From an optimization exercise on the open Yosys and OpenROAD flow, aimed at small area, a short achievable clock period and few clock cycles; shortcuts taken in it are not production practice. In this exercise RTL edits were held to simulation tests only and were not proved equivalent to the original.

<file path="design.v">
module alu #(
    parameter INST_W = 4,
    parameter INT_W  = 6,
    parameter FRAC_W = 10,
    parameter DATA_W = INT_W + FRAC_W
)(
    input                      i_clk,
    input                      i_rst_n,
    input                      i_in_valid,
    output                     o_busy,
    input         [INST_W-1:0] i_inst,
    input  signed [DATA_W-1:0] i_data_a,
    input  signed [DATA_W-1:0] i_data_b,
    output                     o_out_valid,
    output        [DATA_W-1:0] o_data
);
localparam SADD = 4'd0;  
localparam SSUB = 4'd1;  
localparam SMUL = 4'd2;  
localparam SACC = 4'd3;  
localparam SOFT = 4'd4;  
localparam XOR = 4'd5;   
localparam ARSH = 4'd6;  
localparam LROT = 4'd7;  
localparam CLZ = 4'd8;   
localparam RM4 = 4'd9;   
localparam MEM_H = 16;   
integer i;
localparam RANGE1 = 6'b100000;
localparam RANGE2 = 6'b010000;
localparam RANGE3 = 6'b001000;
localparam RANGE4 = 6'b000100;
localparam RANGE5 = 6'b000010;
localparam RANGE6 = 6'b000001;
localparam WAIT = 1'b0;
localparam EXE = 1'b1;
reg signed [DATA_W-1:0] comb_result; 
reg [DATA_W-1:0] rot_result; 
reg [DATA_W-1:0] add_sub_result;
reg signed [DATA_W+3:0] acc_result20;
reg signed [DATA_W-1:0] acc_result;
reg signed [DATA_W:0] add_sub_result17;
reg [DATA_W-1:0] arsh_result;
reg [2*DATA_W-1:0] lrot_base;
reg [DATA_W-1:0] lrot_result;
reg [4:0] clz_result;
reg [12:0] rm4_result;
reg [7:0] clz8;
reg [3:0] clz4;
wire [5:0] soft_range;
reg signed [DATA_W-1:0] soft_result;
reg [DATA_W-1:0] o_data_buffer;
reg busy_buffer;
reg ovalid_buffer;
reg [INST_W-1:0] inst_buffer;
reg signed [DATA_W-1:0] data_a_buffer;
reg signed [DATA_W-1:0] data_b_buffer;
reg signed [DATA_W+3:0] acc_mem [MEM_H-1:0];     
reg cs, ns;
always @(posedge i_clk or negedge i_rst_n) begin
    if(!i_rst_n) begin
        for (i=0; i<16; i=i+1) begin
            acc_mem[i] <= 20'd0;
        end
    end
    else if (inst_buffer == SACC)begin
        acc_mem[data_a_buffer[3:0]] <= acc_result20;
    end
end
always @(posedge i_clk or negedge i_rst_n) begin
    if(!i_rst_n) begin
        cs <= WAIT;
    end
    else begin
        cs <= ns;
    end
end
always @(*) begin
    if (cs == WAIT) begin
        ns = (i_in_valid) ? EXE : WAIT;
    end
    else begin
        ns = WAIT;
    end
end
always @(posedge i_clk or negedge i_rst_n) begin
    if(!i_rst_n) begin
        busy_buffer <= 1'b0;
        ovalid_buffer <= 1'b0;
        inst_buffer <= 4'd0;
        o_data_buffer <= 16'd0;
        data_a_buffer <= 16'd0;
        data_b_buffer <= 16'd0;
    end
    else begin
        inst_buffer <= i_inst;
        o_data_buffer <= comb_result;
        data_a_buffer <= i_data_a;
        data_b_buffer <= i_data_b;
        if (cs == WAIT) begin
            busy_buffer <= (i_in_valid) ? 1'b1 : 1'b0;
            ovalid_buffer <= 1'b0;
        end
        else begin
            busy_buffer <= 1'b0;
            ovalid_buffer <= 1'b1;
        end
    end
end
assign o_data = o_data_buffer;
assign o_out_valid = ovalid_buffer;
assign o_busy = busy_buffer;
assign soft_range[5] = data_a_buffer >= 16'sh0800;                                      
assign soft_range[4] = (data_a_buffer >= 16'sh0000) && (data_a_buffer < 16'sh0800);     
assign soft_range[3] = (data_a_buffer >= 16'shfc00) && (data_a_buffer < 16'sh0000);     
assign soft_range[2] = (data_a_buffer >= 16'shf800) && (data_a_buffer < 16'shfc00);     
assign soft_range[1] = (data_a_buffer >= 16'shf400) && (data_a_buffer < 16'shf800);     
assign soft_range[0] = (data_a_buffer < 16'shf400);                                     
always @(*) begin
    comb_result = 16'd0;
    case(inst_buffer)
        SADD : begin
            comb_result = add_sub_result;
        end
        SSUB : begin
            comb_result = add_sub_result;
        end 
        SMUL : begin
            comb_result = S_mul(data_a_buffer, data_b_buffer);
        end
        SACC : begin
            comb_result = acc_result;
        end
        SOFT : begin
            comb_result = soft_result;
        end
        XOR : begin
            comb_result = data_a_buffer ^ data_b_buffer;
        end
        ARSH : begin
            comb_result = arsh_result;
        end
        LROT : begin
            comb_result = lrot_result;
        end
        CLZ : begin
            comb_result = (clz_result[4]) ? 16'h0010 : {12'b0, clz_result[3:0]};
        end
        RM4 : begin
            comb_result = {3'd0,rm4_result};
        end
    endcase
end
always @(*) begin
    acc_result20 = (acc_mem[data_a_buffer[3:0]] + data_b_buffer);
    if (acc_result20 > 20'sh07fff) begin
        acc_result = 16'h7fff;
    end
    else if (acc_result20 < 20'shf8000) begin
        acc_result = 16'h8000;
    end
    else begin
        acc_result = acc_result20[DATA_W-1:0];
    end
end
always @(*) begin
    add_sub_result17 = (inst_buffer[0]) ? (data_a_buffer - data_b_buffer) : (data_a_buffer + data_b_buffer);
    if (!add_sub_result17[DATA_W]) begin  
        add_sub_result = (add_sub_result17 > 17'sh07fff) ? 16'h7fff : add_sub_result17[DATA_W-1:0];  
    end
    else begin   
        add_sub_result = (add_sub_result17 < 17'sh18000) ? 16'h8000 : add_sub_result17[DATA_W-1:0];
    end
end
always @(*) begin
    soft_result = 16'd0;
    case (soft_range)
        RANGE1 : begin               
            soft_result = data_a_buffer;                                                                     
        end 
        RANGE2 : begin                           
            soft_result = dev3($signed({data_a_buffer, 1'b0}) + 18'sh00800);     
        end
        RANGE3 : begin
            soft_result = dev3($signed(({data_a_buffer[DATA_W-1], data_a_buffer})) + 18'sh00800);          
        end
        RANGE4 : begin
            soft_result = dev9($signed({data_a_buffer, 1'b0}) + 18'sh01400);     
        end
        RANGE5 : begin
            soft_result = dev9($signed({data_a_buffer[DATA_W-1], data_a_buffer}) + 18'sh00c00);          
        end
        RANGE6 : begin
            soft_result = 16'd0;                                                                     
        end
    endcase
end
always @(*) begin
    arsh_result = data_a_buffer >>> data_b_buffer[4:0];
end
always @(*) begin
    lrot_base = {2{data_a_buffer}};
    lrot_result = lrot_base[(5'd16-data_b_buffer[4:0])+:DATA_W];
end
always @(*) begin
    clz_result[4] = (~|data_a_buffer);
    clz_result[3] = (~|data_a_buffer[15:8]);
    clz8 = (clz_result[3]) ? data_a_buffer[7:0] : data_a_buffer[15:8];
    clz_result[2] = (~|clz8[7:4]);
    clz4 = (clz_result[2]) ? clz8[3:0] : clz8[7:4];
    clz_result[1] = (~|clz4[3:2]);
    clz_result[0] = (clz_result[1]) ? ~clz4[1] : ~clz4[3];
end
always @(*) begin
    for (i=0; i<13; i=i+1) begin
        rm4_result[i] = data_a_buffer[i+:4] == data_b_buffer[(15-i)-:4];
    end
end
function automatic [DATA_W-1:0] S_mul;
    input signed [DATA_W-1:0] data_a;
    input signed [DATA_W-1:0] data_b;
    reg signed [2*DATA_W-1:0] mul_result;
    begin
        mul_result = data_a * data_b;
        if (!mul_result[2*DATA_W-1]) begin
            if (mul_result > 32'sh01fffc00) begin
                S_mul = 16'h7fff;  
            end
            else begin
                S_mul = (mul_result[9]) ? mul_result[25:10] + 16'sd1 : mul_result[25:10];   
            end
        end
        else begin
            if (mul_result < 32'shfe000000) begin
                S_mul = 16'h8000;   
            end
            else begin
                S_mul = (mul_result[9]) ? mul_result[25:10] + 16'sd1 : mul_result[25:10];   
            end
        end
    end
endfunction
localparam EXT_BIT = 10;
function automatic [DATA_W-1:0] dev3;
    input signed [17:0] devident;        
    reg signed [EXT_BIT+17:0] ext_devident;
    reg signed [EXT_BIT+17:0] Q0;
    reg signed [EXT_BIT+17:0] Q1;
    reg signed [EXT_BIT+17:0] Q2;
    reg signed [EXT_BIT+17:0] Q3, Q3_plus1;
    begin
        ext_devident = {devident, 10'b0};            
        Q0 = ((ext_devident >> 2) + ext_devident) >> 2;
        Q1 = (Q0 + ext_devident) >> 1;
        Q2 = ((Q1 >> 6) + Q1);
        Q3 = ((Q2 >> 12) + Q2) >> 1;
        Q3_plus1 = Q3 + $signed({18'h00001,10'b0});   
        dev3 = (Q3[EXT_BIT-1]) ? Q3_plus1[EXT_BIT+15:EXT_BIT] : Q3[EXT_BIT+15:EXT_BIT];
    end
endfunction
function automatic [DATA_W-1:0] dev9;
    input signed [17:0] devident;
    reg signed [EXT_BIT+17:0] ext_devident;
    reg signed [EXT_BIT+17:0] Q0;
    reg signed [EXT_BIT+17:0] Q1;
    reg signed [EXT_BIT+17:0] Q2;
    reg signed [EXT_BIT+17:0] Q3, Q3_plus1;
    begin
        ext_devident = {devident, 10'b0};    
        Q0 = ((ext_devident >> 1) + ext_devident) >> 1;
        Q1 = (Q0 + ext_devident) >> 1;
        Q2 = ((Q1 >> 6) + Q1);
        Q3 = ((Q2 >> 12) + Q2) >> 3;
        Q3_plus1 = Q3 + $signed({18'h00001,10'b0});   
        dev9 = (Q3[EXT_BIT-1]) ? Q3_plus1[EXT_BIT+15:EXT_BIT] : Q3[EXT_BIT+15:EXT_BIT];
    end
endfunction
endmodule
</file>
<file path="run.sh">
#!/bin/bash
# synth_recipe.tcl (not shown) runs the flow's synth.tcl, then flattens the netlist and writes it again
# the make line also repeats each setting of config.mk as NAME=value (left out here)
make -C /OpenROAD-flow-scripts/flow DESIGN_CONFIG=/design/flow/config.mk WORK_HOME=/design/flow/orfs CLKGATE_MAP_FILE= SYNTH_SCRIPT=/design/flow/synth_recipe.tcl finish
</file>
<file path="config.mk">
export PLATFORM = sky130hd
export DESIGN_NAME = alu
export DESIGN_NICKNAME = alu
export VERILOG_FILES = /design/flow/design.v
export SDC_FILE = /design/flow/constraint.sdc
export NUM_CORES = 4
export LEC_CHECK = 0
export CAP_MARGIN = 20
export CORE_MARGIN = 2
export CORE_UTILIZATION = 40
export SLEW_MARGIN = 20
</file>
<file path="constraint.sdc">
create_clock -name core_clock -period 11.0 [get_ports {i_clk}]
set_input_delay 2.2000 -clock core_clock [delete_from_list [all_inputs] [get_ports {i_clk}]]
set_output_delay 2.2000 -clock core_clock [all_outputs]
set_load 0.01 [all_outputs]
</file>
### Drive-strength map

(1.5 px per um)
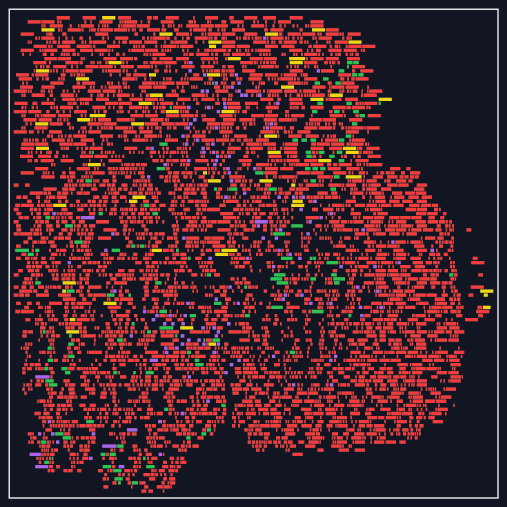
| colour | size | cells | share |
|---|---|---|---|
| red | _0 and _1 cells | 4557 | 93% |
| green | _2 cells | 132 | 2.7% |
| purple | _3 and _4 cells | 145 | 3.0% |
| yellow | _6 and larger | 58 | 1.2% |
worst setup margin: 0.708 ns
final non-filler cell area: 45200 um2

### A small window of the routed layout

Region (234, 234) to (254, 254) um. Cells in grey, sequential cells in the stronger grey; small squares are vias.
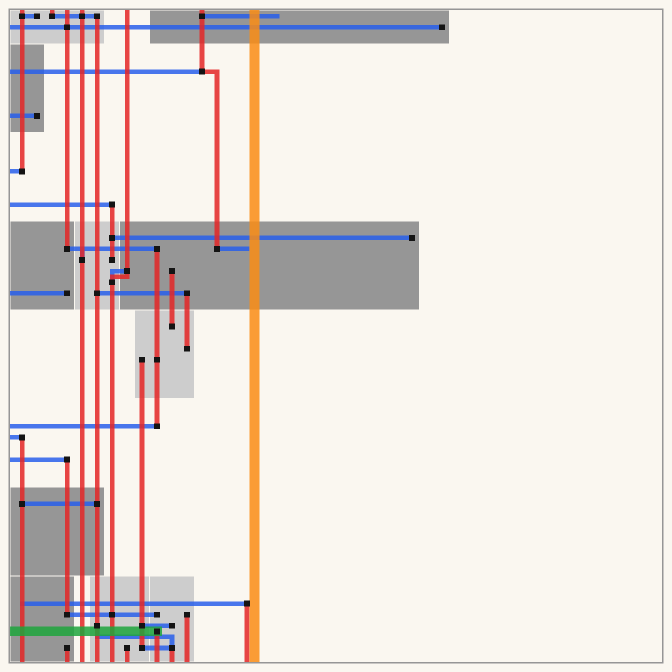
| colour | layer |
|---|---|
| red | metal 2 |
| blue | metal 1 |
| green | metal 3 |
| orange | metal 4 |
sequential cells in the window: 1
most frequent: nand2_1 (2), o21ai_0 (2), dfrtp_1 (1)
cells with their middle in the window: 5
netlist names of flops here include: acc_mem (1)

==> results.yml <==
global_route:
  antenna_found_initial: 4
  grt_usage: 0.274
  first_global_vias: 35000
  top_usage_layer: "met2"
  use_met3: 0.0487
route:
  drcViolationCount: 0
  drt-initial-drc-count: 3550
  dr.pass1.iters: 6
die:
  coreArea_um2: 102000
  initial_core_util: 0.404
  io_pins: 57
logic_synthesis:
  synthFlopType: "dfrtp_1"
  syn_inst: 4846
  netlist-cell-type-count: 100
  synth_nets: 5564
  synthesis.area_um2: 41200
  synth-edff-count: 0
  ys_seq_area_frac: 0.227
  synth_common_cells: "nand2_1 (620), o21ai_0 (457), inv_1 (455)"
cells_and_area:
  seq_share: 0.207
  largest_cell_class: "multi-input combinational cells"
  utilization: 0.444
  multi_input_area_um2: 29500
  fin_cells: 6260
  final_nets: 5579
  clkCellAreaFrac: 0.0300
  antenna_cells: 0
  signal_buffers: 192
  fillCellCount: 10200
worst_setup_path:
  critPathArrivalTime_ns: 10.75
  crit_family: "compound AO/OA/AOI/OAI gates"
  reg2reg_from: "data_a_buffer[1]$_DFF_PN0_"
  slowest_stage: "dfrtp_2"
  path_depth: 52
cts:
  clockRootBuffer: "clkbuf_16"
  numCtsBuffers: 42
placement:
  hpwl_mm: 112
  pre_cts_ws_ns: 0.0638
  io_buffer_count: 56
timing:
  slew_violations: 0
  maxSlewHeadroom: 0.271
  tightest_slew_ns: 1.09
job:
  cap_viol_max_count: 0
status:
  outcome: "timing/DRC/antenna clean"
min_path:
  hold_path_depth: 0
Testbench counts, summed over its fixed seeds: cycles 6,408.
[cells by family (layout without fill, tap and decap cells)]
logic type	after synthesis	count (layout)	share of synthesized area
fa+ha+maj	681	681	0.256
simple gates	1367	1367	0.153
buf+inv	681	727	0.0625
mux	66	66	0.0203
xor+xnor	369	369	0.0791
flops	374	374	0.227
compound gates	1308	1308	0.201
[worst max-delay path by stage]
stage	endpoint	slack, ns
final	o_data_buffer[8]$_DFF_PN0_	0.71
after global routing	o_data_buffer[12]$_DFF_PN0_	-0.05
after CTS	o_data_buffer[8]$_DFF_PN0_	0.04
after detailed placement	o_data_buffer[8]$_DFF_PN0_	0.06
after global placement	o_data_buffer[14]$_DFF_PN0_	0.37
after floorplan	o_data_buffer[6]$_DFF_PN0_	1.16
[registers in the layout, indices dropped and copies added (netlist names)]
register	cells
o_data_buffer	16
data_b_buffer	16
ovalid_buffer	1
data_a_buffer	16
inst_buffer	4
busy_buffer	1
acc_mem	320
[what timing repair did]
action,4_1_cts,5_1_grt
setup buffers,0,5
gates resized for setup,0,42
endpoints found under the setup margin,0,16
[layer usage]
layer,up-vias,part of all wire
li1,16800,-
met1,17700,0.45
met2,1484,0.43
met3,243,0.091
met4,0,0.033
met5,-,0

[port drivers added, routing unchanged]
The flow's constraints put no driver on any port. The routed layout listed below was extracted and timed again, unchanged, in two steps. Step 1 sets driving cells, clkbuf_16 on the clock port and buf_2 on the other inputs (assumed; they add their load-dependent delay and slew). Step 2 adds t to the input delays and takes it off the output delays; t is the mean of the earliest and latest rising clock arrival at the registers after step 1. Input paths then give back, and output paths get back, about the clock's delay inside the block. Three values: no drivers, after step 1, after step 2; two values: the first two.
t, ns: 0.663
setup WS [ns]: 0.708 / 0.708 / 0.708
worst setup path at the end: register to register
clock arrival spread, ns: 0.056 / 0.056
After both steps this run still meets setup and hold. The setup slack of this run moves by 0.000 ns with the drivers and by 0.000 ns with both steps.
